This design comes from an exercise in tuning for small area and a short achievable clock period on the open sky130 flow, not from production work.
In this exercise RTL edits were held to simulation tests only and were not proved equivalent to the original.
Some runs may be left out. An edit can pass the tests and still lose a function that they never use.
Power is estimated from default activity; no workload was simulated.

==> design/flow/design.v <==
module Mat_Ops (clk, rst, choice, A, B, Result, C, AT, BB, FinResult);
	input clk;
	input rst;
	input [2:0] choice;
	input signed [255:0] A;
	input signed [255:0] B;
	output signed [255:0] Result;
	output signed [255:0] C;
	output signed [255:0] AT;
	output signed [255:0] BB;
	output signed [255:0] FinResult;
	reg signed [255:0] Result;
	reg signed [255:0] C;
	reg signed [255:0] AT;
	reg signed [255:0] BB;
	reg signed [255:0] FinResult;
	wire signed [255:0] Result_n;
	wire signed [255:0] C_n;
	wire signed [255:0] AT_n;
	wire signed [255:0] BB_n;
	wire signed [255:0] FinResult_n;
	genvar i, j;
	generate
	for (i = 0; i < 4; i = i + 1)
	begin : row
		for (j = 0; j < 4; j = j + 1)
		begin : col
			wire signed [15:0] A1      = A     [255-16*(4*i+j) -: 16];
			wire signed [15:0] AT_ji   = A     [255-16*(4*j+i) -: 16];
			wire signed [15:0] B1      = B     [255-16*(4*i+j) -: 16];
			wire signed [15:0] Result1 = Result[255-16*(4*i+j) -: 16];
			wire signed [15:0] AT1_i0  = AT    [255-16*(4*i+0) -: 16];
			wire signed [15:0] AT1_i1  = AT    [255-16*(4*i+1) -: 16];
			wire signed [15:0] AT1_i2  = AT    [255-16*(4*i+2) -: 16];
			wire signed [15:0] AT1_i3  = AT    [255-16*(4*i+3) -: 16];
			wire signed [15:0] BB1_0j  = BB    [255-16*(4*0+j) -: 16];
			wire signed [15:0] BB1_1j  = BB    [255-16*(4*1+j) -: 16];
			wire signed [15:0] BB1_2j  = BB    [255-16*(4*2+j) -: 16];
			wire signed [15:0] BB1_3j  = BB    [255-16*(4*3+j) -: 16];
			assign Result_n   [255-16*(4*i+j) -: 16] = A1 + B1;
			assign C_n        [255-16*(4*i+j) -: 16] = Result1 - B1;
			assign AT_n       [255-16*(4*i+j) -: 16] = AT_ji;
			assign BB_n       [255-16*(4*i+j) -: 16] = B1 * 16'sd2;
			assign FinResult_n[255-16*(4*i+j) -: 16] = AT1_i0 * BB1_0j + AT1_i1 * BB1_1j
			                                         + AT1_i2 * BB1_2j + AT1_i3 * BB1_3j;
		end
	end
	endgenerate
	always @ (posedge clk)
	begin
		if (rst)
		begin
			Result    <= 256'd0;
			C         <= 256'd0;
			AT        <= 256'd0;
			BB        <= 256'd0;
			FinResult <= 256'd0;
		end
		else
		begin
			case (choice)
			3'b000: Result    <= Result_n;
			3'b001: C         <= C_n;
			3'b010: AT        <= AT_n;
			3'b011: BB        <= BB_n;
			3'b100: FinResult <= FinResult_n;
			default: ;  
			endcase
		end
	end
endmodule
==> design/flow/run.sh <==
#!/bin/bash
# synth_recipe.tcl (not shown) runs the flow's synth.tcl, then flattens the netlist and writes it again
# the make line also repeats each setting of config.mk as NAME=value (left out here)
make -C /OpenROAD-flow-scripts/flow DESIGN_CONFIG=/design/flow/config.mk WORK_HOME=/design/flow/orfs CLKGATE_MAP_FILE= SYNTH_SCRIPT=/design/flow/synth_recipe.tcl finish
==> design/flow/config.mk <==
export PLATFORM = sky130hd
export DESIGN_NAME = Mat_Ops
export DESIGN_NICKNAME = Mat_Ops
export VERILOG_FILES = /design/flow/design.v
export SDC_FILE = /design/flow/constraint.sdc
export NUM_CORES = 8
export LEC_CHECK = 0
export CAP_MARGIN = 20
export CORE_MARGIN = 2
export CORE_UTILIZATION = 40
export SLEW_MARGIN = 20
==> design/flow/constraint.sdc <==
create_clock -name core_clock -period 13.0 [get_ports {clk}]
set_input_delay 2.6000 -clock core_clock [delete_from_list [all_inputs] [get_ports {clk}]]
set_output_delay 2.6000 -clock core_clock [all_outputs]
set_load 0.01 [all_outputs]
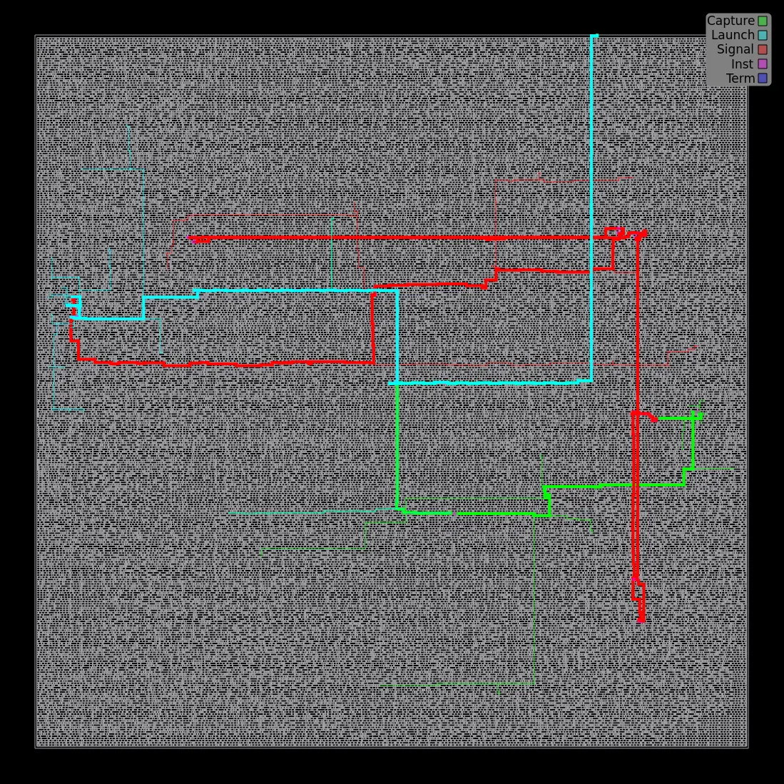
Figure 1: run 1, critical path on the layout.
Worst Setup Slack, final: 1.10 ns
final core area utilization: 45.5%
total negative slack: 0 ns
Final Critical Period: 11.90 ns

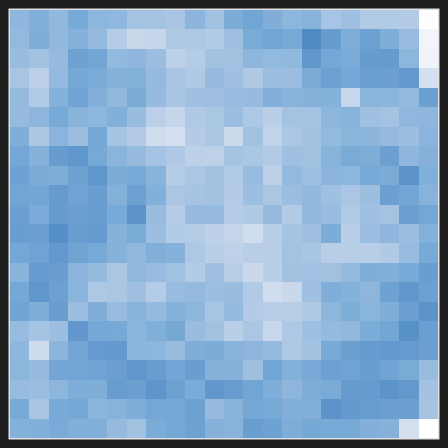
Figure 2: run 1, cell density map.
22 x 22 tiles, from white (low) to dark blue (high), 0 to 100% covered.
nearly empty tiles: 0.40%
mean over tiles: 43%
fullest tile: 63%

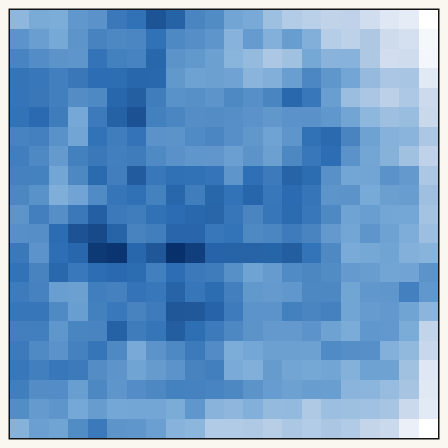
Figure 3: run 1, routed metal per tile.
22 x 22 tiles, from white (low) to dark blue (high), scaled to the fullest tile. Values are wire area over tile area, all layers added.
fullest tile: 0.87
emptiest ninth of the die: top right
nearly empty tiles: 0.40%

==> reports/qor.yml, run 1 <==
routing:
  avgViaCountPerCell: 5.81
  num_vias: 286000
  drt_iter0_drc: 42400
  drt-total-wl_microns: 2070000
  first_pass_iters: 6
  wire_per_inst_microns: 42.1
critical_path:
  crit_path_max_fanout: 19
  crit_cells: 29
  required_ns: 14.01
  cp-end-kind: "flip-flop"
  r2r-end: "FinResult[143]"
  cp_slowest_stage_delay_ns: 1.40
  critPathCapture: "FinResult[143]"
  critPathLaunchType: "flip-flop"
  reg2reg_from: "AT[184]"
  critPathLaunch: "AT[184]"
  cp_slowest_cell: "fa_1"
  critPathKind: "reg2reg"
  cp_top_family: "adder cells"
status:
  status: "finished clean"
global_routing:
  grt_max_degree: 148
  grt-ovfl-total: 0
  grt_pass1_wl_microns: 2660000
  antenna_found_initial: 523
  first_global_vias: 275000
finish:
  syn_to_final_growth_pct: 13.4
  final_common_cell: "inv_1"
  final_cell_area_sq_mm: 0.347
  nets: 47800
  final-instance-count-excl-fill: 49300
  fillers: 77200
  drive_gt1_share_pct: 5.03
  regArea_sq_mm: 0.0256
cts:
  cts_setup_buffers: 0
  numCtsBuffers: 184
  cts_buffer_depth: 4
  clk_pin_slew_ns: 0.06
  cts_hold_buf: 0
  cts_tree: "done"
  h-tree-depth: 4
  cts.repair.resized: 0
  root_buffer: "clkbuf_16"
  clk_latency_ns: 1.18
  clkSinkCount: 1248
synth:
  synth_top_area_share_pct: 31.6
  synth_edf_count: 0
  synth.most_common_cell: "inv_1"
  ys_types: 49
  ys_seq_elements: 1248
  synth_area_leaders: "fa_1 32%, ha_1 16%, inv_1 9.7%"
  syn_area_sq_mm: 0.306
  seq_area_frac_synth_pct: 8.15
  synthArstFlopShare_pct: 0
  avgSynthCellArea_sq_um: 8.18
  postSynthCellCount: 37500
floorplan:
  num_rows: 321
  io_pins: 1797
  die_x_microns: 879
  die_y_microns: 879
worst_hold_path:
  hold_class: "reg2reg"
power_and_ir_drop:
  ir_drop_v: 0.000122
  p_leak_nw: 172
  power_density_mw_per_mm2: 44.3
timing:
  finalHoldWorstSlack_ns: 0.449
  timing.fmax_mhz: 84.0
  hold_violations: 0
  rsz0062_at_grt: "no"
  slew_viol_final: 0
  fin_crit_sh_pct: 91.6
  relSlewSlack_pct: 4.94
placed_design:
  port_buffers: 1764
  placed_area_sq_mm: 0.340
  gp_congestion: 1.16
run 1: sequential cells by signal, indices dropped and copies added (netlist names):
register,count
AT,256
BB,240
C,256
FinResult,240
Result,256
run 1: final cells by class:
| type | count | area share [%] |
|---|---|---|
| Multi-Input combinational cell | 26300 | 70.7 |
| Inverter | 7918 | 8.56 |
| Timing Repair Buffer | 2819 | 7.62 |
| Sequential cell | 1248 | 7.38 |
| Tap cell | 10200 | 3.66 |
| Clock buffer | 246 | 1.51 |
| Antenna cell | 510 | 0.367 |
| Clock inverter | 84 | 0.255 |
run 1: worst min path at each step:
stage | startpoint | end | slack (ns)
floorplan | FinResult[139] | FinResult[139] | 0.48
global placement | C[93] | C[93] | 0.44
detailed placement | FinResult[5] | FinResult[5] | 0.44
CTS | FinResult[69] | FinResult[69] | 0.45
global route | FinResult[43] | FinResult[43] | 0.47
finish | FinResult[77] | FinResult[77] | 0.45
run 1: metal layers:
metal	vias to the layer above	wire (microns)	GRT usage (%)	part of all wire (%)
met1	144000	718000	60.6	35
met4	143	281000	55.5	14
met3	5564	288000	21.8	14
met5	-	1360	0.215	0.066
met2	22200	784000	69.5	38
li1	114000	-	-	-
run 1: worst register-to-register path, delay by kind of cell, from the launching register on:
family,cells,cell delay [ns]
AO/OA/AOI/OAI,3,0.54
XOR/XNOR,11,3.07
adder cells (fa/ha/maj),9,5.90
buffers and inverters,5,1.14
flip-flops,1,1.02
AND/OR/NAND/NOR,1,0.21
run 1: power by group:
group | switching (W) | internal (W)
combinational | 0.00372 | 0.00156
sequential | 0.000526 | 0.00396
clock | 0.00258 | 0.00303
total | 0.00683 | 0.00855
run 1: kinds of logic after synthesis:
| logic type | synth area share, % |
|---|---|
| flip-flops | 8.15 |
| AO/OA/AOI/OAI | 6.37 |
| buffers and inverters | 12.3 |
| adder cells (fa/ha/maj) | 48.0 |
| other | 0.00122 |
| XOR/XNOR | 8.18 |
| AND/OR/NAND/NOR | 17.0 |
run 1: through the flow:
stage | util, % | total power (W) | worst slack (ns)
after floorplan | - | 0.00638 | 4.94
after global placement | 44.4 | 0.00947 | 0.382
after detailed placement | 44.5 | 0.00949 | 1.74
after CTS | 45.3 | 0.0150 | 1.75
after global routing | 45.4 | 0.0154 | 1.32
final | 45.5 | 0.0154 | 1.10
==> run 2: too many edits to list; what changed since run 1 <==
design/flow/design.v: 71 -> 3093 lines; modules unchanged: 0
  Mat_Ops: edited, 71 -> 827 lines
  mac_elem: new, 1722 lines
  add16: new, 153 lines
  sub16: new, 157 lines
  tri15: new, 126 lines
  fradd: new, 30 lines
  csa_fa: new, 6 lines
  csa_ha: new, 6 lines
  g_a21boi: new, 5 lines
  g_a21oi: new, 5 lines
  g_inv: new, 5 lines
  g_nand2: new, 5 lines
  g_nor2: new, 5 lines
  g_o21ai: new, 5 lines
  g_o21bai: new, 5 lines
  g_subpg: new, 6 lines
  g_xnor2: new, 5 lines
  g_xor2: new, 5 lines
  nxt: new, 5 lines
  nxtn: new, 5 lines
  pp_oai: new, 5 lines
==> module g_nor2 as of run 2 <==
module g_nor2 (a, b, y);
	input a, b;
	output y;
	assign y = ~(a | b);
endmodule
==> module csa_fa as of run 2 <==
module csa_fa (a, b, c, s, co);
	input a, b, c;
	output s, co;
	assign s = a ^ b ^ c;
	assign co = (a & b) | (a & c) | (b & c);
endmodule
==> module pp_oai as of run 2 <==
module pp_oai (d1n, an, d2n, a2n, x);
	input d1n, an, d2n, a2n;
	output x;
	assign x = ~((d1n | an) & (d2n | a2n));
endmodule
==> module g_a21boi as of run 2 <==
module g_a21boi (a1, a2, b1n, y);
	input a1, a2, b1n;
	output y;
	assign y = ~((a1 & a2) | ~b1n);
endmodule
==> module g_o21ai as of run 2 <==
module g_o21ai (a1, a2, b1, y);
	input a1, a2, b1;
	output y;
	assign y = ~((a1 | a2) & b1);
endmodule
==> module sub16 as of run 2 <==
module sub16 (a, b, s);
	input [15:0] a;
	input [15:0] b;
	output [15:0] s;
	wire w1;
	wire w2;
	g_subpg g3 (.a(a[0]), .b(b[0]), .p(w1), .g(w2));
	wire w4;
	wire w5;
	g_subpg g6 (.a(a[1]), .b(b[1]), .p(w4), .g(w5));
	wire w7;
	wire w8;
	g_subpg g9 (.a(a[2]), .b(b[2]), .p(w7), .g(w8));
	wire w10;
	wire w11;
	g_subpg g12 (.a(a[3]), .b(b[3]), .p(w10), .g(w11));
	wire w13;
	wire w14;
	g_subpg g15 (.a(a[4]), .b(b[4]), .p(w13), .g(w14));
	wire w16;
	wire w17;
	g_subpg g18 (.a(a[5]), .b(b[5]), .p(w16), .g(w17));
	wire w19;
	wire w20;
	g_subpg g21 (.a(a[6]), .b(b[6]), .p(w19), .g(w20));
	wire w22;
	wire w23;
	g_subpg g24 (.a(a[7]), .b(b[7]), .p(w22), .g(w23));
	wire w25;
	wire w26;
	g_subpg g27 (.a(a[8]), .b(b[8]), .p(w25), .g(w26));
	wire w28;
	wire w29;
	g_subpg g30 (.a(a[9]), .b(b[9]), .p(w28), .g(w29));
	wire w31;
	wire w32;
	g_subpg g33 (.a(a[10]), .b(b[10]), .p(w31), .g(w32));
	wire w34;
	wire w35;
	g_subpg g36 (.a(a[11]), .b(b[11]), .p(w34), .g(w35));
	wire w37;
	wire w38;
	g_subpg g39 (.a(a[12]), .b(b[12]), .p(w37), .g(w38));
	wire w40;
	wire w41;
	g_subpg g42 (.a(a[13]), .b(b[13]), .p(w40), .g(w41));
	wire w43;
	wire w44;
	g_subpg g45 (.a(a[14]), .b(b[14]), .p(w43), .g(w44));
	wire w46;
	wire w47;
	g_subpg g48 (.a(a[15]), .b(b[15]), .p(w46), .g(w47));
	wire w49;
	g_nor2 g50 (.a(w2), .b(w1), .y(w49));
	wire i51;
	g_inv g52 (.a(w4), .y(i51));
	wire w53;
	g_o21bai g54 (.a1(i51), .a2(w49), .b1n(w5), .y(w53));
	wire w55;
	g_a21oi g56 (.a1(w10), .a2(w8), .b1(w11), .y(w55));
	wire w57;
	g_nand2 g58 (.a(w10), .b(w7), .y(w57));
	wire w59;
	g_a21oi g60 (.a1(w16), .a2(w14), .b1(w17), .y(w59));
	wire w61;
	g_nand2 g62 (.a(w16), .b(w13), .y(w61));
	wire w63;
	g_a21oi g64 (.a1(w22), .a2(w20), .b1(w23), .y(w63));
	wire w65;
	g_nand2 g66 (.a(w22), .b(w19), .y(w65));
	wire w67;
	g_a21oi g68 (.a1(w28), .a2(w26), .b1(w29), .y(w67));
	wire w69;
	g_nand2 g70 (.a(w28), .b(w25), .y(w69));
	wire w71;
	g_a21oi g72 (.a1(w34), .a2(w32), .b1(w35), .y(w71));
	wire w73;
	g_nand2 g74 (.a(w34), .b(w31), .y(w73));
	wire w75;
	g_a21oi g76 (.a1(w40), .a2(w38), .b1(w41), .y(w75));
	wire w77;
	g_nand2 g78 (.a(w40), .b(w37), .y(w77));
	wire w79;
	g_a21oi g80 (.a1(w46), .a2(w44), .b1(w47), .y(w79));
	wire w81;
	g_nand2 g82 (.a(w46), .b(w43), .y(w81));
	wire i83;
	g_inv g84 (.a(w57), .y(i83));
	wire w85;
	g_a21boi g86 (.a1(i83), .a2(w53), .b1n(w55), .y(w85));
	wire w87;
	g_o21ai g88 (.a1(w65), .a2(w59), .b1(w63), .y(w87));
	wire w89;
	g_nor2 g90 (.a(w65), .b(w61), .y(w89));
	wire w91;
	g_o21ai g92 (.a1(w73), .a2(w67), .b1(w71), .y(w91));
	wire w93;
	g_nor2 g94 (.a(w73), .b(w69), .y(w93));
	wire w95;
	g_o21ai g96 (.a1(w81), .a2(w75), .b1(w79), .y(w95));
	wire w97;
	g_nor2 g98 (.a(w81), .b(w77), .y(w97));
	wire i99;
	g_inv g100 (.a(w89), .y(i99));
	wire w101;
	g_o21bai g102 (.a1(i99), .a2(w85), .b1n(w87), .y(w101));
	wire w103;
	g_a21oi g104 (.a1(w97), .a2(w91), .b1(w95), .y(w103));
	wire w105;
	g_nand2 g106 (.a(w97), .b(w93), .y(w105));
	wire w107;
	g_a21oi g108 (.a1(w93), .a2(w101), .b1(w91), .y(w107));
	wire w109;
	g_o21ai g110 (.a1(w61), .a2(w85), .b1(w59), .y(w109));
	wire i111;
	g_inv g112 (.a(w69), .y(i111));
	wire w113;
	g_a21boi g114 (.a1(i111), .a2(w101), .b1n(w67), .y(w113));
	wire w115;
	g_o21ai g116 (.a1(w77), .a2(w107), .b1(w75), .y(w115));
	wire w117;
	g_a21oi g118 (.a1(w7), .a2(w53), .b1(w8), .y(w117));
	wire i119;
	g_inv g120 (.a(w13), .y(i119));
	wire w121;
	g_o21bai g122 (.a1(i119), .a2(w85), .b1n(w14), .y(w121));
	wire w123;
	g_a21oi g124 (.a1(w19), .a2(w109), .b1(w20), .y(w123));
	wire w125;
	g_a21oi g126 (.a1(w25), .a2(w101), .b1(w26), .y(w125));
	wire i127;
	g_inv g128 (.a(w31), .y(i127));
	wire w129;
	g_o21bai g130 (.a1(i127), .a2(w113), .b1n(w32), .y(w129));
	wire i131;
	g_inv g132 (.a(w37), .y(i131));
	wire w133;
	g_o21bai g134 (.a1(i131), .a2(w107), .b1n(w38), .y(w133));
	wire w135;
	g_a21oi g136 (.a1(w43), .a2(w115), .b1(w44), .y(w135));
	g_xnor2 g138 (.a(w4), .b(w49), .y(s[1]));
	g_xor2 g140 (.a(w7), .b(w53), .y(s[2]));
	g_xnor2 g142 (.a(w10), .b(w117), .y(s[3]));
	g_xnor2 g144 (.a(w13), .b(w85), .y(s[4]));
	g_xor2 g146 (.a(w16), .b(w121), .y(s[5]));
	g_xor2 g148 (.a(w19), .b(w109), .y(s[6]));
	g_xnor2 g150 (.a(w22), .b(w123), .y(s[7]));
	g_xor2 g152 (.a(w25), .b(w101), .y(s[8]));
	g_xnor2 g154 (.a(w28), .b(w125), .y(s[9]));
	g_xnor2 g156 (.a(w31), .b(w113), .y(s[10]));
	g_xor2 g158 (.a(w34), .b(w129), .y(s[11]));
	g_xnor2 g160 (.a(w37), .b(w107), .y(s[12]));
	g_xor2 g162 (.a(w40), .b(w133), .y(s[13]));
	g_xor2 g164 (.a(w43), .b(w115), .y(s[14]));
	g_xnor2 g166 (.a(w46), .b(w135), .y(s[15]));
	assign s[0] = ~w1;
endmodule
==> module g_a21oi as of run 2 <==
module g_a21oi (a1, a2, b1, y);
	input a1, a2, b1;
	output y;
	assign y = ~((a1 & a2) | b1);
endmodule
==> module fradd as of run 2 <==
module fradd (x, y, c, s);
	input [3:0] x;
	input [3:0] y;
	input c;
	output [3:0] s;
	wire w1;
	wire w2;
	csa_ha g3 (.a(x[0]), .b(y[0]), .s(w1), .co(w2));
	wire w4;
	wire w5;
	csa_ha g6 (.a(x[2]), .b(y[2]), .s(w4), .co(w5));
	wire w7;
	g_a21oi g8 (.a1(w1), .a2(c), .b1(w2), .y(w7));
	wire i9;
	g_inv g10 (.a(w7), .y(i9));
	wire w11;
	g_nand2 g12 (.a(x[1]), .b(i9), .y(w11));
	wire w13;
	g_nand2 g14 (.a(x[3]), .b(w5), .y(w13));
	wire w15;
	g_nand2 g16 (.a(x[3]), .b(w4), .y(w15));
	wire i17;
	g_inv g18 (.a(w4), .y(i17));
	wire w19;
	g_o21bai g20 (.a1(i17), .a2(w11), .b1n(w5), .y(w19));
	g_xor2 g22 (.a(w1), .b(c), .y(s[0]));
	g_xnor2 g24 (.a(x[1]), .b(w7), .y(s[1]));
	g_xnor2 g26 (.a(w4), .b(w11), .y(s[2]));
	g_xor2 g28 (.a(x[3]), .b(w19), .y(s[3]));
endmodule
==> module add16 as of run 2 <==
module add16 (a, b, s);
	input [15:0] a;
	input [15:0] b;
	output [15:0] s;
	wire w2;
	csa_ha g3 (.a(a[0]), .b(b[0]), .s(s[0]), .co(w2));
	wire w4;
	wire w5;
	csa_ha g6 (.a(a[1]), .b(b[1]), .s(w4), .co(w5));
	wire w7;
	wire w8;
	csa_ha g9 (.a(a[2]), .b(b[2]), .s(w7), .co(w8));
	wire w10;
	wire w11;
	csa_ha g12 (.a(a[3]), .b(b[3]), .s(w10), .co(w11));
	wire w13;
	wire w14;
	csa_ha g15 (.a(a[4]), .b(b[4]), .s(w13), .co(w14));
	wire w16;
	wire w17;
	csa_ha g18 (.a(a[5]), .b(b[5]), .s(w16), .co(w17));
	wire w19;
	wire w20;
	csa_ha g21 (.a(a[6]), .b(b[6]), .s(w19), .co(w20));
	wire w22;
	wire w23;
	csa_ha g24 (.a(a[7]), .b(b[7]), .s(w22), .co(w23));
	wire w25;
	wire w26;
	csa_ha g27 (.a(a[8]), .b(b[8]), .s(w25), .co(w26));
	wire w28;
	wire w29;
	csa_ha g30 (.a(a[9]), .b(b[9]), .s(w28), .co(w29));
	wire w31;
	wire w32;
	csa_ha g33 (.a(a[10]), .b(b[10]), .s(w31), .co(w32));
	wire w34;
	wire w35;
	csa_ha g36 (.a(a[11]), .b(b[11]), .s(w34), .co(w35));
	wire w37;
	wire w38;
	csa_ha g39 (.a(a[12]), .b(b[12]), .s(w37), .co(w38));
	wire w40;
	wire w41;
	csa_ha g42 (.a(a[13]), .b(b[13]), .s(w40), .co(w41));
	wire w43;
	wire w44;
	csa_ha g45 (.a(a[14]), .b(b[14]), .s(w43), .co(w44));
	wire w46;
	wire w47;
	csa_ha g48 (.a(a[15]), .b(b[15]), .s(w46), .co(w47));
	wire w49;
	g_a21oi g50 (.a1(w4), .a2(w2), .b1(w5), .y(w49));
	wire w51;
	g_a21oi g52 (.a1(w10), .a2(w8), .b1(w11), .y(w51));
	wire w53;
	g_nand2 g54 (.a(w10), .b(w7), .y(w53));
	wire w55;
	g_a21oi g56 (.a1(w16), .a2(w14), .b1(w17), .y(w55));
	wire w57;
	g_nand2 g58 (.a(w16), .b(w13), .y(w57));
	wire w59;
	g_a21oi g60 (.a1(w22), .a2(w20), .b1(w23), .y(w59));
	wire w61;
	g_nand2 g62 (.a(w22), .b(w19), .y(w61));
	wire w63;
	g_a21oi g64 (.a1(w28), .a2(w26), .b1(w29), .y(w63));
	wire w65;
	g_nand2 g66 (.a(w28), .b(w25), .y(w65));
	wire w67;
	g_a21oi g68 (.a1(w34), .a2(w32), .b1(w35), .y(w67));
	wire w69;
	g_nand2 g70 (.a(w34), .b(w31), .y(w69));
	wire w71;
	g_a21oi g72 (.a1(w40), .a2(w38), .b1(w41), .y(w71));
	wire w73;
	g_nand2 g74 (.a(w40), .b(w37), .y(w73));
	wire w75;
	g_a21oi g76 (.a1(w46), .a2(w44), .b1(w47), .y(w75));
	wire w77;
	g_nand2 g78 (.a(w46), .b(w43), .y(w77));
	wire w79;
	g_o21ai g80 (.a1(w53), .a2(w49), .b1(w51), .y(w79));
	wire w81;
	g_o21ai g82 (.a1(w61), .a2(w55), .b1(w59), .y(w81));
	wire w83;
	g_nor2 g84 (.a(w61), .b(w57), .y(w83));
	wire w85;
	g_o21ai g86 (.a1(w69), .a2(w63), .b1(w67), .y(w85));
	wire w87;
	g_nor2 g88 (.a(w69), .b(w65), .y(w87));
	wire w89;
	g_o21ai g90 (.a1(w77), .a2(w71), .b1(w75), .y(w89));
	wire w91;
	g_nor2 g92 (.a(w77), .b(w73), .y(w91));
	wire w93;
	g_a21oi g94 (.a1(w83), .a2(w79), .b1(w81), .y(w93));
	wire w95;
	g_a21oi g96 (.a1(w91), .a2(w85), .b1(w89), .y(w95));
	wire w97;
	g_nand2 g98 (.a(w91), .b(w87), .y(w97));
	wire i99;
	g_inv g100 (.a(w87), .y(i99));
	wire w101;
	g_o21bai g102 (.a1(i99), .a2(w93), .b1n(w85), .y(w101));
	wire i103;
	g_inv g104 (.a(w57), .y(i103));
	wire w105;
	g_a21boi g106 (.a1(i103), .a2(w79), .b1n(w55), .y(w105));
	wire w107;
	g_o21ai g108 (.a1(w65), .a2(w93), .b1(w63), .y(w107));
	wire i109;
	g_inv g110 (.a(w73), .y(i109));
	wire w111;
	g_a21boi g112 (.a1(i109), .a2(w101), .b1n(w71), .y(w111));
	wire i113;
	g_inv g114 (.a(w7), .y(i113));
	wire w115;
	g_o21bai g116 (.a1(i113), .a2(w49), .b1n(w8), .y(w115));
	wire w117;
	g_a21oi g118 (.a1(w13), .a2(w79), .b1(w14), .y(w117));
	wire i119;
	g_inv g120 (.a(w19), .y(i119));
	wire w121;
	g_o21bai g122 (.a1(i119), .a2(w105), .b1n(w20), .y(w121));
	wire i123;
	g_inv g124 (.a(w25), .y(i123));
	wire w125;
	g_o21bai g126 (.a1(i123), .a2(w93), .b1n(w26), .y(w125));
	wire w127;
	g_a21oi g128 (.a1(w31), .a2(w107), .b1(w32), .y(w127));
	wire w129;
	g_a21oi g130 (.a1(w37), .a2(w101), .b1(w38), .y(w129));
	wire i131;
	g_inv g132 (.a(w43), .y(i131));
	wire w133;
	g_o21bai g134 (.a1(i131), .a2(w111), .b1n(w44), .y(w133));
	g_xor2 g136 (.a(w4), .b(w2), .y(s[1]));
	g_xnor2 g138 (.a(w7), .b(w49), .y(s[2]));
	g_xor2 g140 (.a(w10), .b(w115), .y(s[3]));
	g_xor2 g142 (.a(w13), .b(w79), .y(s[4]));
	g_xnor2 g144 (.a(w16), .b(w117), .y(s[5]));
	g_xnor2 g146 (.a(w19), .b(w105), .y(s[6]));
	g_xor2 g148 (.a(w22), .b(w121), .y(s[7]));
	g_xnor2 g150 (.a(w25), .b(w93), .y(s[8]));
	g_xor2 g152 (.a(w28), .b(w125), .y(s[9]));
	g_xor2 g154 (.a(w31), .b(w107), .y(s[10]));
	g_xnor2 g156 (.a(w34), .b(w127), .y(s[11]));
	g_xor2 g158 (.a(w37), .b(w101), .y(s[12]));
	g_xnor2 g160 (.a(w40), .b(w129), .y(s[13]));
	g_xnor2 g162 (.a(w43), .b(w111), .y(s[14]));
	g_xor2 g164 (.a(w46), .b(w133), .y(s[15]));
endmodule
==> module csa_ha as of run 2 <==
module csa_ha (a, b, s, co);
	input a, b;
	output s, co;
	assign s = a ^ b;
	assign co = a & b;
endmodule
==> module g_inv as of run 2 <==
module g_inv (a, y);
	input a;
	output y;
	assign y = ~a;
endmodule
==> module g_xor2 as of run 2 <==
module g_xor2 (a, b, y);
	input a, b;
	output y;
	assign y = a ^ b;
endmodule
==> module nxtn as of run 2 <==
module nxtn (en, h, dn, q, n);
	input en, h, dn, q;
	output n;
	assign n = (~en & ~dn) | (h & q);
endmodule
==> module g_subpg as of run 2 <==
module g_subpg (a, b, p, g);
	input a, b;
	output p, g;
	assign p = ~(a ^ b);
	assign g = a & ~b;
endmodule
==> module g_nand2 as of run 2 <==
module g_nand2 (a, b, y);
	input a, b;
	output y;
	assign y = ~(a & b);
endmodule
==> module g_xnor2 as of run 2 <==
module g_xnor2 (a, b, y);
	input a, b;
	output y;
	assign y = ~(a ^ b);
endmodule
==> module nxt as of run 2 <==
module nxt (e, h, d, q, n);
	input e, h, d, q;
	output n;
	assign n = (e & d) | (h & q);
endmodule
==> module g_o21bai as of run 2 <==
module g_o21bai (a1, a2, b1n, y);
	input a1, a2, b1n;
	output y;
	assign y = ~((a1 | a2) & ~b1n);
endmodule
==> design/flow/flow/run.sh (new file) <==
#!/bin/bash
# Own layout flow: the standard flow (standard.sh) with these changes:
#  1. after synthesis, combinational cells are set to their smallest drive
#     strength (flow/downsize.tcl); registers are not touched;
#  2. the port buffers are buf_1 cells;
#  3. the timing repairs aim at a setup slack of SETUP_MARGIN ns, so that the
#     layout reaches a shorter period than the 13 ns clock needs.
# Each step's full output goes to a log file of its own in this folder.
set -euo pipefail
SETUP_MARGIN=$(cat flow/setup_margin.txt)
RES=orfs/results/${FLOW_PLATFORM:-sky130hd}/Mat_Ops/base
bash standard.sh synth > log_1_synth.txt 2>&1
DOWNSIZE_ODB=$RES/1_synth.odb openroad -no_init -exit flow/downsize.tcl > log_1_downsize.txt 2>&1
bash standard.sh SETUP_SLACK_MARGIN=$SETUP_MARGIN \
  "BUFFER_PORTS_ARGS=-buffer_cell sky130_fd_sc_hd__buf_1" finish > log_2_layout.txt 2>&1
==> design/flow/flow/downsize.tcl (new file) <==
# Set every combinational cell of the synthesized netlist to the smallest cell
# of its family (same function, lowest drive strength); the later timing
# repair sizes up what needs it.  Registers, adders and clock cells are left alone.
set odb $::env(DOWNSIZE_ODB)
read_db $odb
set db [ord::get_db]
set best [dict create]
foreach lib [$db getLibs] {
  foreach m [$lib getMasters] {
    set n [$m getName]
    if {[regexp {^(sky130_fd_sc_hd__[a-z0-9]+)_([0-9]+)$} $n -> fam drv]} {
      set a [expr {[$m getWidth] * [$m getHeight]}]
      if {![dict exists $best $fam] || $a < [lindex [dict get $best $fam] 1]} {
        dict set best $fam [list $m $a]
      }
    }
  }
}
set skip {^sky130_fd_sc_hd__(df|edf|sdf|sed|dl|conb|tap|fill|decap|diode|clk|lpflow|probe|fa_|ha_)}
set cnt 0
foreach inst [[ord::get_db_block] getInsts] {
  set n [[$inst getMaster] getName]
  if {[regexp $skip $n]} { continue }
  if {[regexp {^(sky130_fd_sc_hd__[a-z0-9]+)_([0-9]+)$} $n -> fam drv]} {
    set bm [lindex [dict get $best $fam] 0]
    if {[$bm getName] ne $n} {
      $inst swapMaster $bm
      incr cnt
    }
  }
}
puts "downsized $cnt cells"
write_db $odb
==> design/flow/flow/setup_margin.txt (new file) <==
7.5
==> design/flow/standard.sh (new file) <==
#!/bin/bash
# synth_recipe.tcl (not shown) runs the flow's synth.tcl, then flattens the netlist and writes it again
# the make line also repeats each setting of config.mk as NAME=value (left out here)
make -C /OpenROAD-flow-scripts/flow DESIGN_CONFIG=/design/flow/config.mk WORK_HOME=/design/flow/orfs CLKGATE_MAP_FILE= SYNTH_SCRIPT=/design/flow/synth_recipe.tcl "${@:-finish}"
--- a/design/flow/config.mk
+++ b/design/flow/config.mk
@@ -8,4 +8,6 @@
 export CAP_MARGIN = 20
 export CORE_MARGIN = 2
-export CORE_UTILIZATION = 40
+export CORE_UTILIZATION = 25
+export PLACE_DENSITY = 0.38
 export SLEW_MARGIN = 20
+export SYNTH_HIERARCHICAL = 1
removed: design/flow/run.sh
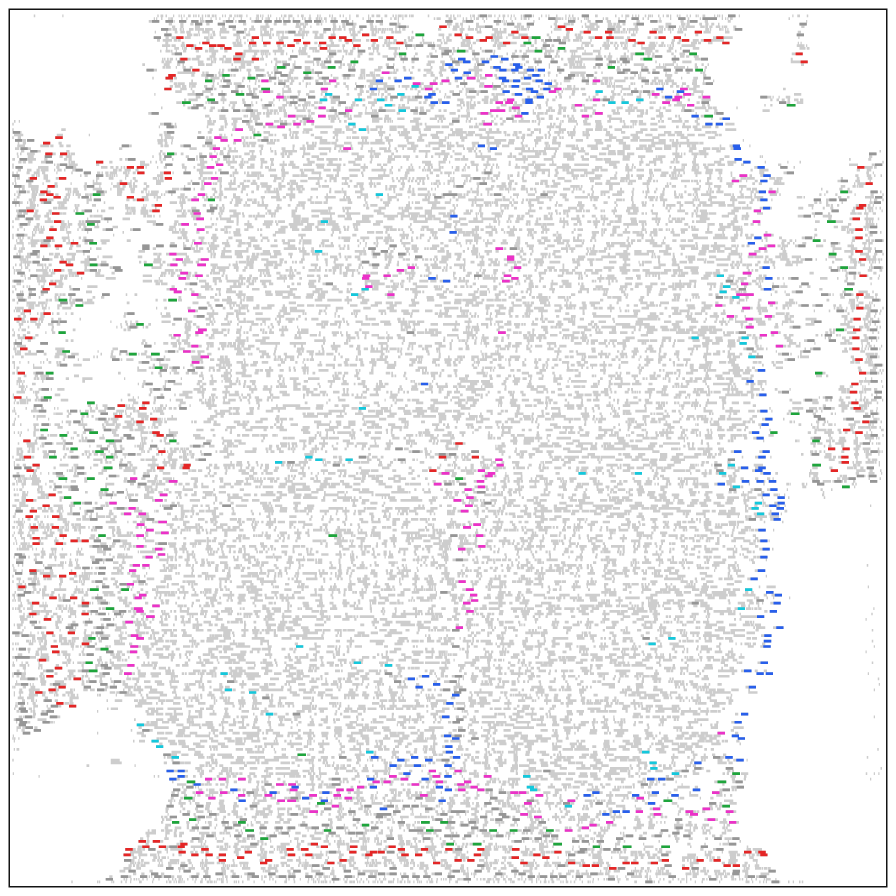
Figure 4: run 2, register map, names as in the netlist.
[Result] red | flops: 256 | where: widely spread
[FRl] blue | flops: 176
[BD3] green | flops: 112 | where: widely spread
[AT3] magenta | flops: 240 | where: widely spread
[FRx] cyan | flops: 64
not coloured: 800

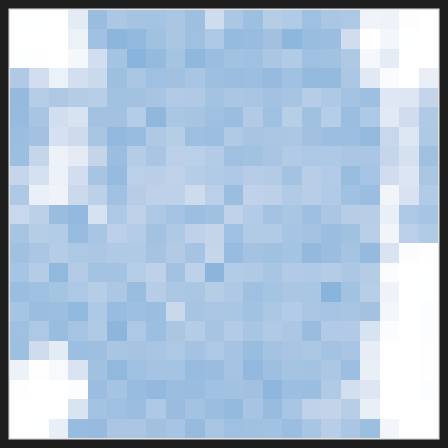
Figure 5: run 2, cell density map.
22 x 22 tiles, from white (low) to dark blue (high), 0 to 100% covered.
mean over tiles: 29%
emptiest ninth of the die: bottom right
fullest tile: 45%

==> reports/qor.yml, run 2 <==
finish:
  regArea_sq_mm: 0.0335
  final_common_cell: "a21oi_1"
  syn_to_final_growth_pct: 23.0
  fillers: 80600
  final_cell_area_sq_mm: 0.236
cts:
  root_buffer: "clkbuf_16"
  cts_buffer_depth: 4
  numCtsBuffers: 238
  h-tree-depth: 4
  clk_latency_ns: 1.24
  clk_pin_slew_ns: 0.06
placed_design:
  gp_congestion: 1.09
  port_buffers: 1764
  placed_area_sq_mm: 0.221
floorplan:
  num_rows: 321
  die_y_microns: 880
global_routing:
  antenna_found_initial: 234
  grt_max_degree: 138
  grt_pass1_wl_microns: 2210000
  first_global_vias: 220000
routing:
  first_pass_iters: 15
  final_antenna_net_count: 1
  wl_met3_microns: 299000
  highest_layer: "met5"
  met2_length_microns: 641000
  wire_per_inst_microns: 51.1
  num_vias: 240000
power_and_ir_drop:
  power_density_mw_per_mm2: 76.1
  p_leak_nw: 62.9
  power.total_w: 0.0180
  ir_drop_v: 0.000135
critical_path:
  critPathLaunch: "BD3[73]"
  reg2reg_from: "BD3[73]"
  cp_slowest_stage_delay_ns: 0.71
  required_ns: 14.03
  crit_path_max_fanout: 20
timing:
  fin_crit_sh_pct: 43.5
  slew_viol_final: 0
  timing.fmax_mhz: 177
  relSlewSlack_pct: 1.26
synth:
  syn_area_sq_mm: 0.192
  avgSynthCellArea_sq_um: 9.44
worst_hold_path:
  hp-start: "AT3[201]"
  hold_class: "reg2reg"
status:
  status: "finished with violations"
  so.violations: "antenna rules"
-- run 2: stage by stage --
step	instances	TNS [ns]	setup slack (ns)
6_report	34300	0	7.35
5_1_grt	34000	0	7.44
4_1_cts	33800	0	7.46
3_5_place_dp	33400	0	6.63
3_3_place_gp	33400	0	6.62
2_1_floorplan	20400	-1613.70	-1.71
-- run 2: path summary, 6_finish.rpt --
path              endpoint  slack (ns)  depth (start not counted)
setup / recovery    FRx[9]        7.35                         11
hold reg to reg   AT3[201]        0.46                          1
setup reg to reg    FRx[9]        7.35                         11
hold / removal    AT3[201]        0.46                          1
-- run 2: final cells by class --
class | count | area share (%)
antenna | 415 | 0.440
clock buffer | 346 | 2.91
clock inverter | 87 | 0.459
inverter | 1155 | 2.12
multi-input combinational | 17500 | 65.7
sequential | 1648 | 14.2
tap | 10200 | 5.39
timing repair buffer | 2971 | 8.78
timing repair inverter | 1 | 0.00371
-- run 2: worst max-delay path: cells and delay by family (launching register included) --
kind,cells,cell delay (ns)
AOI/OAI and AO/OA,2,0.32
adders and majority gates,8,3.78
buffers and inverters,1,0.59
DFF,1,0.71
-- run 2: what timing repair did --
action	4_1_cts	5_1_grt
gates resized for setup	654	743
gates cloned	1	25
pin swaps	1	7
setup endpoints to repair	177	119
buffers inserted	16	55
-- run 2: per-layer routing --
metal  track usage [%]  up-vias
li1                  -    84400
met1              47.2   119000
met2              54.6    27200
met3              28.5     8418
met4              34.2      191
met5              9.31        -
-- run 2: power breakdown --
group	internal, W	leakage (nW)	switching, W	total [W]
combinational	0.00146	45.5	0.00386	0.00533
sequential	0.00523	13.5	0.000356	0.00559
clock	0.00395	3.90	0.00311	0.00707
total	0.0106	62.9	0.00733	0.0180
==> run 3, diff against run 2 <==
==> design/flow/flow/run.sh (replaced) <==
#!/bin/bash
# Own layout flow: the standard flow (standard.sh) with these changes:
#  1. after synthesis, combinational cells are set to their smallest drive
#     strength (flow/downsize.tcl); registers are not touched;
#  2. the port buffers are buf_1 cells;
#  3. the timing repairs aim at a setup slack of SETUP_MARGIN ns, so that the
#     layout reaches a shorter period than the 13 ns clock needs;
#  4. after global routing, antenna diodes and jumpers go on every net within
#     50% of its antenna limit (flow/antenna.tcl), so that the detailed route
#     rarely needs the diode-and-reroute passes that follow it.
# Each step's full output goes to a log file of its own in this folder.
set -euo pipefail
SETUP_MARGIN=$(cat flow/setup_margin.txt)
RES=orfs/results/${FLOW_PLATFORM:-sky130hd}/Mat_Ops/base
bash standard.sh synth > log_1_synth.txt 2>&1
DOWNSIZE_ODB=$RES/1_synth.odb openroad -no_init -exit flow/downsize.tcl > log_1_downsize.txt 2>&1
export POST_GLOBAL_ROUTE_TCL=$(pwd)/flow/antenna.tcl
bash standard.sh SETUP_SLACK_MARGIN=$SETUP_MARGIN \
  "BUFFER_PORTS_ARGS=-buffer_cell sky130_fd_sc_hd__buf_1" finish > log_2_layout.txt 2>&1
==> design/flow/flow/antenna.tcl (new file) <==
# Diodes and jumpers for every net within 50% of its antenna limit, so that
# the detailed route rarely ends with a net over the limit (each such net
# makes the flow insert diodes and route the whole design again).
repair_antennas -ratio_margin 50 -iterations 3
check_placement -verbose
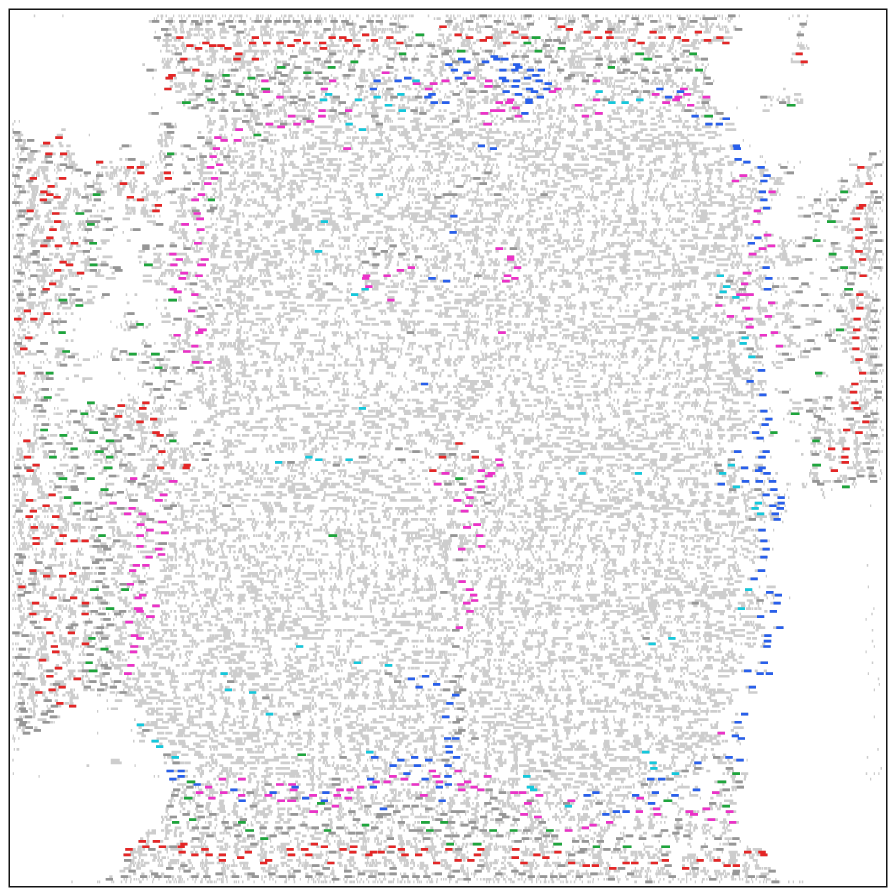
Figure 6: run 3, register map, names as in the netlist.
[Result] red | flops: 256 | where: widely spread
[FRl] blue | flops: 176
[AT3] magenta | flops: 240 | where: widely spread
[BD3] green | flops: 112 | where: widely spread
[FRx] cyan | flops: 64

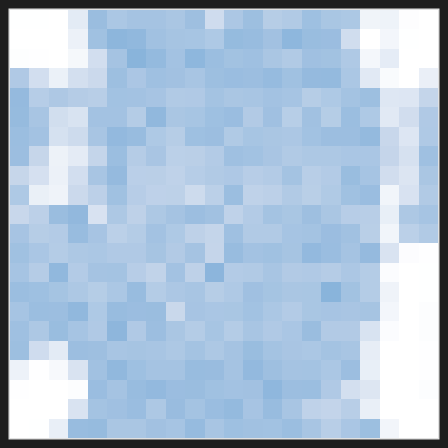
Figure 7: run 3, cell density map.
22 x 22 tiles, from white (low) to dark blue (high), 0 to 100% covered.
emptiest ninth of the die: bottom right
nearly empty tiles: 11%
mean over tiles: 29%
fullest tile: 45%

==> reports/qor.yml, run 3 <==
status:
  status: "finished with violations"
  so.violations: "capacitance limit, slew limit"
routing:
  drt-total-wl_microns: 1760000
  final_antenna_net_count: 0
  drt_iter0_drc: 55500
  num_vias: 239000
  avgViaCountPerCell: 6.84
global_routing:
  busiest_layer: "met2"
  first_global_vias: 220000
  grt_use_total_pct: 42.5
  grt-ovfl-total: 0
  grtUsageMet1_pct: 47.2
  grt_max_degree: 138
  grt_pass1_wl_microns: 2210000
  antenna_found_initial: 234
  gr-usage-met2_pct: 54.6
timing:
  relSlewSlack_pct: -12.4
  finalSetupTns_ns: 0
  slew_viol_final: 22
  layout_min_cycle_time_ns: 5.73
  timing.fmax_mhz: 174
  fin_crit_sh_pct: 44.1
  hold_violations: 0
finish:
  final_common_cell: "a21oi_1"
  syn_to_final_growth_pct: 23.9
  nets: 27800
  final-instance-count-excl-fill: 35000
  reg_top3: "AT (256), C (256), Result (256)"
  drive_gt1_share_pct: 9.20
  fillers: 80800
cts:
  cts_tree: "done"
  clkSinkCount: 1648
  root_buffer: "clkbuf_16"
  h-tree-depth: 4
  cts_setup_buffers: 16
  cts_hold_buf: 0
  cts_buffer_depth: 4
  numCtsBuffers: 238
  clk_pin_slew_ns: 0.06
  cts.repair.resized: 654
power_and_ir_drop:
  power_density_mw_per_mm2: 75.6
  ir_drop_v: 0.000135
  p_leak_nw: 62.9
critical_path:
  cp-end-kind: "output pin"
  required_ns: 10.40
  crit_path_max_fanout: 17
  critPathLaunchType: "flip-flop"
flow_run:
  cap_violations: 2
floorplan:
  io_pins: 1797
  num_rows: 321
  die_x_microns: 880
worst_hold_path:
  hold_class: "reg2reg"
placed_design:
  port_buffers: 1764
  placed_cells: 33400
  gp_congestion: 1.09
synth:
  postSynthCellCount: 20300
  avgSynthCellArea_sq_um: 9.44
  syn_area_sq_mm: 0.192
-- run 3: worst paths after layout --
kind                            startpoint        to  slack, ns  cells after the start
worst max register to register     AT[168]    FRy[8]       7.30                     12
worst max-delay path               BD3[74]    BB[90]       7.27                      2
worst min-delay path              AT3[201]  AT3[201]       0.46                      1
worst min register to register    AT3[201]  AT3[201]       0.46                      1
-- run 3: area by class of cell --
type / instances / area (sq um) / area share [%]
clock buffer: 346 / 6880 / 2.89
antenna: 1087 / 2720 / 1.14
inverter: 1155 / 5010 / 2.11
multi-input combinational: 17500 / 155000 / 65.3
tap: 10200 / 12700 / 5.35
timing repair inverter: 1 / 8.76 / 0.00368
timing repair buffer: 2971 / 20700 / 8.72
clock inverter: 87 / 1080 / 0.455
sequential: 1648 / 33500 / 14.1
-- run 3: stage by stage --
step | hold WS, ns | total power [W] | setup slack, ns | area [sq um] | util, %
after detailed placement | 0.442 | 0.0105 | 6.63 | 221000 | 28.9
after floorplan | 0.436 | 0.00787 | -1.71 | 192000 | -
after CTS | 0.458 | 0.0176 | 7.46 | 231000 | 30.3
final | 0.457 | 0.0180 | 7.27 | 238000 | 31.1
after global placement | 0.440 | 0.0104 | 6.62 | 221000 | 28.9
-- run 3: layer usage --
| metal | wire (microns) | up-vias |
|---|---|---|
| met5 | 9710 | - |
| met4 | 188000 | 254 |
| met3 | 308000 | 8276 |
| met2 | 642000 | 26800 |
| met1 | 608000 | 119000 |
| li1 | - | 85200 |
-- run 3: worst max-delay path: stages (launching register included) --
cell and delay (ns):
dfxtp_4 1.01, or2_0 0.68, buf_1 0.23
-- run 3: where the power goes --
group	internal (W)	switching, W	leakage (nW)	total [W]
Combinational	0.00146	0.00387	45.5	0.00533
Sequential	0.00523	0.000359	13.5	0.00559
Clock	0.00395	0.00312	3.91	0.00707
Total	0.0106	0.00735	62.9	0.0180

==> gallery <==
Layout detail.
(a)
Region (208, 648) to (233, 673) microns. Cells in grey, sequential cells in the stronger grey; small squares are vias.
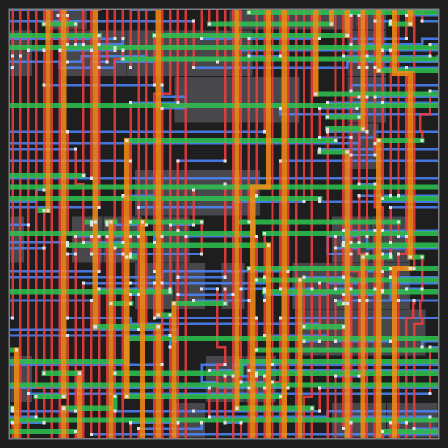
(b)
Region (207, 647) to (232, 672) microns. Cells in grey, sequential cells in the stronger grey; small squares are vias.
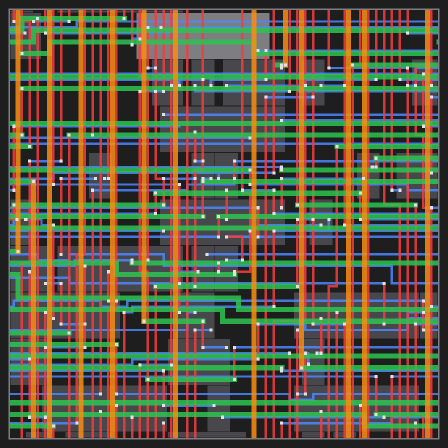
(c)
Region (208, 648) to (233, 673) microns. Cells in grey, sequential cells in the stronger grey; small squares are vias.
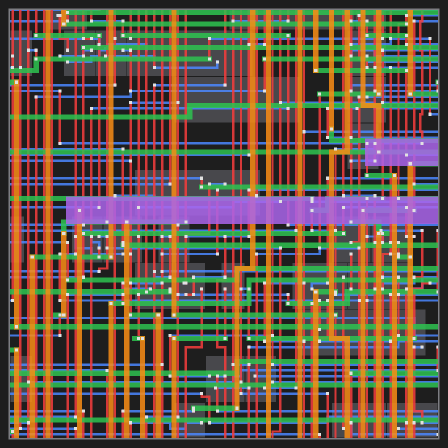
run 1 -> (b)
run 3 -> (c)
run 2 -> (a)

Key to (c):
[met5] purple
[met4] orange
[met2] red
[met3] green
[met1] blue
sequential cells in the window: 0
most frequent: a21oi_1 (10), o22ai_1 (8)
cells with their middle in the window: 26

## what the ideal ports hide
The results above use ideal ports. As a check the final layouts listed here were re-extracted and re-timed, cells and wires unchanged. Step 1 (the two cells are an assumption about what drives the block):
set clk [get_ports {clk}]
set_driving_cell -lib_cell sky130_fd_sc_hd__clkbuf_16 $clk
set_driving_cell -lib_cell sky130_fd_sc_hd__buf_2 [delete_from_list [all_inputs] $clk]
Step 2 moves the port delays by t, midway between the first and last clock arrival at a register: inputs arrive t later, outputs are due t later. That takes back most of the time a late clock gives input paths. a / b / c = ideal ports / drivers / drivers and shift; a / b = the first two.
| run | t (ns) | setup WS [ns] | worst hold slack (ns) | worst register clock-pin slew, ns | worst data-port slew with drivers (ns) |
|---|---|---|---|---|---|
| run 1 | 1.236 | 1.098 / 1.098 / 1.098 | 0.449 / 0.449 / 0.449 | 0.09 / 0.09 | 0.67 |
| run 2 | 1.279 | 7.350 / 7.279 / 6.405 | 0.458 / 0.458 / 0.458 | 0.11 / 0.11 | 0.53 |
| run 3 | 1.282 | 7.266 / 7.152 / 6.113 | 0.457 / 0.457 / 0.457 | 0.11 / 0.11 | 0.54 |
For run 3, which loses most, drivers alone change the setup slack by -0.114 ns; drivers and shift together by -1.153 ns.
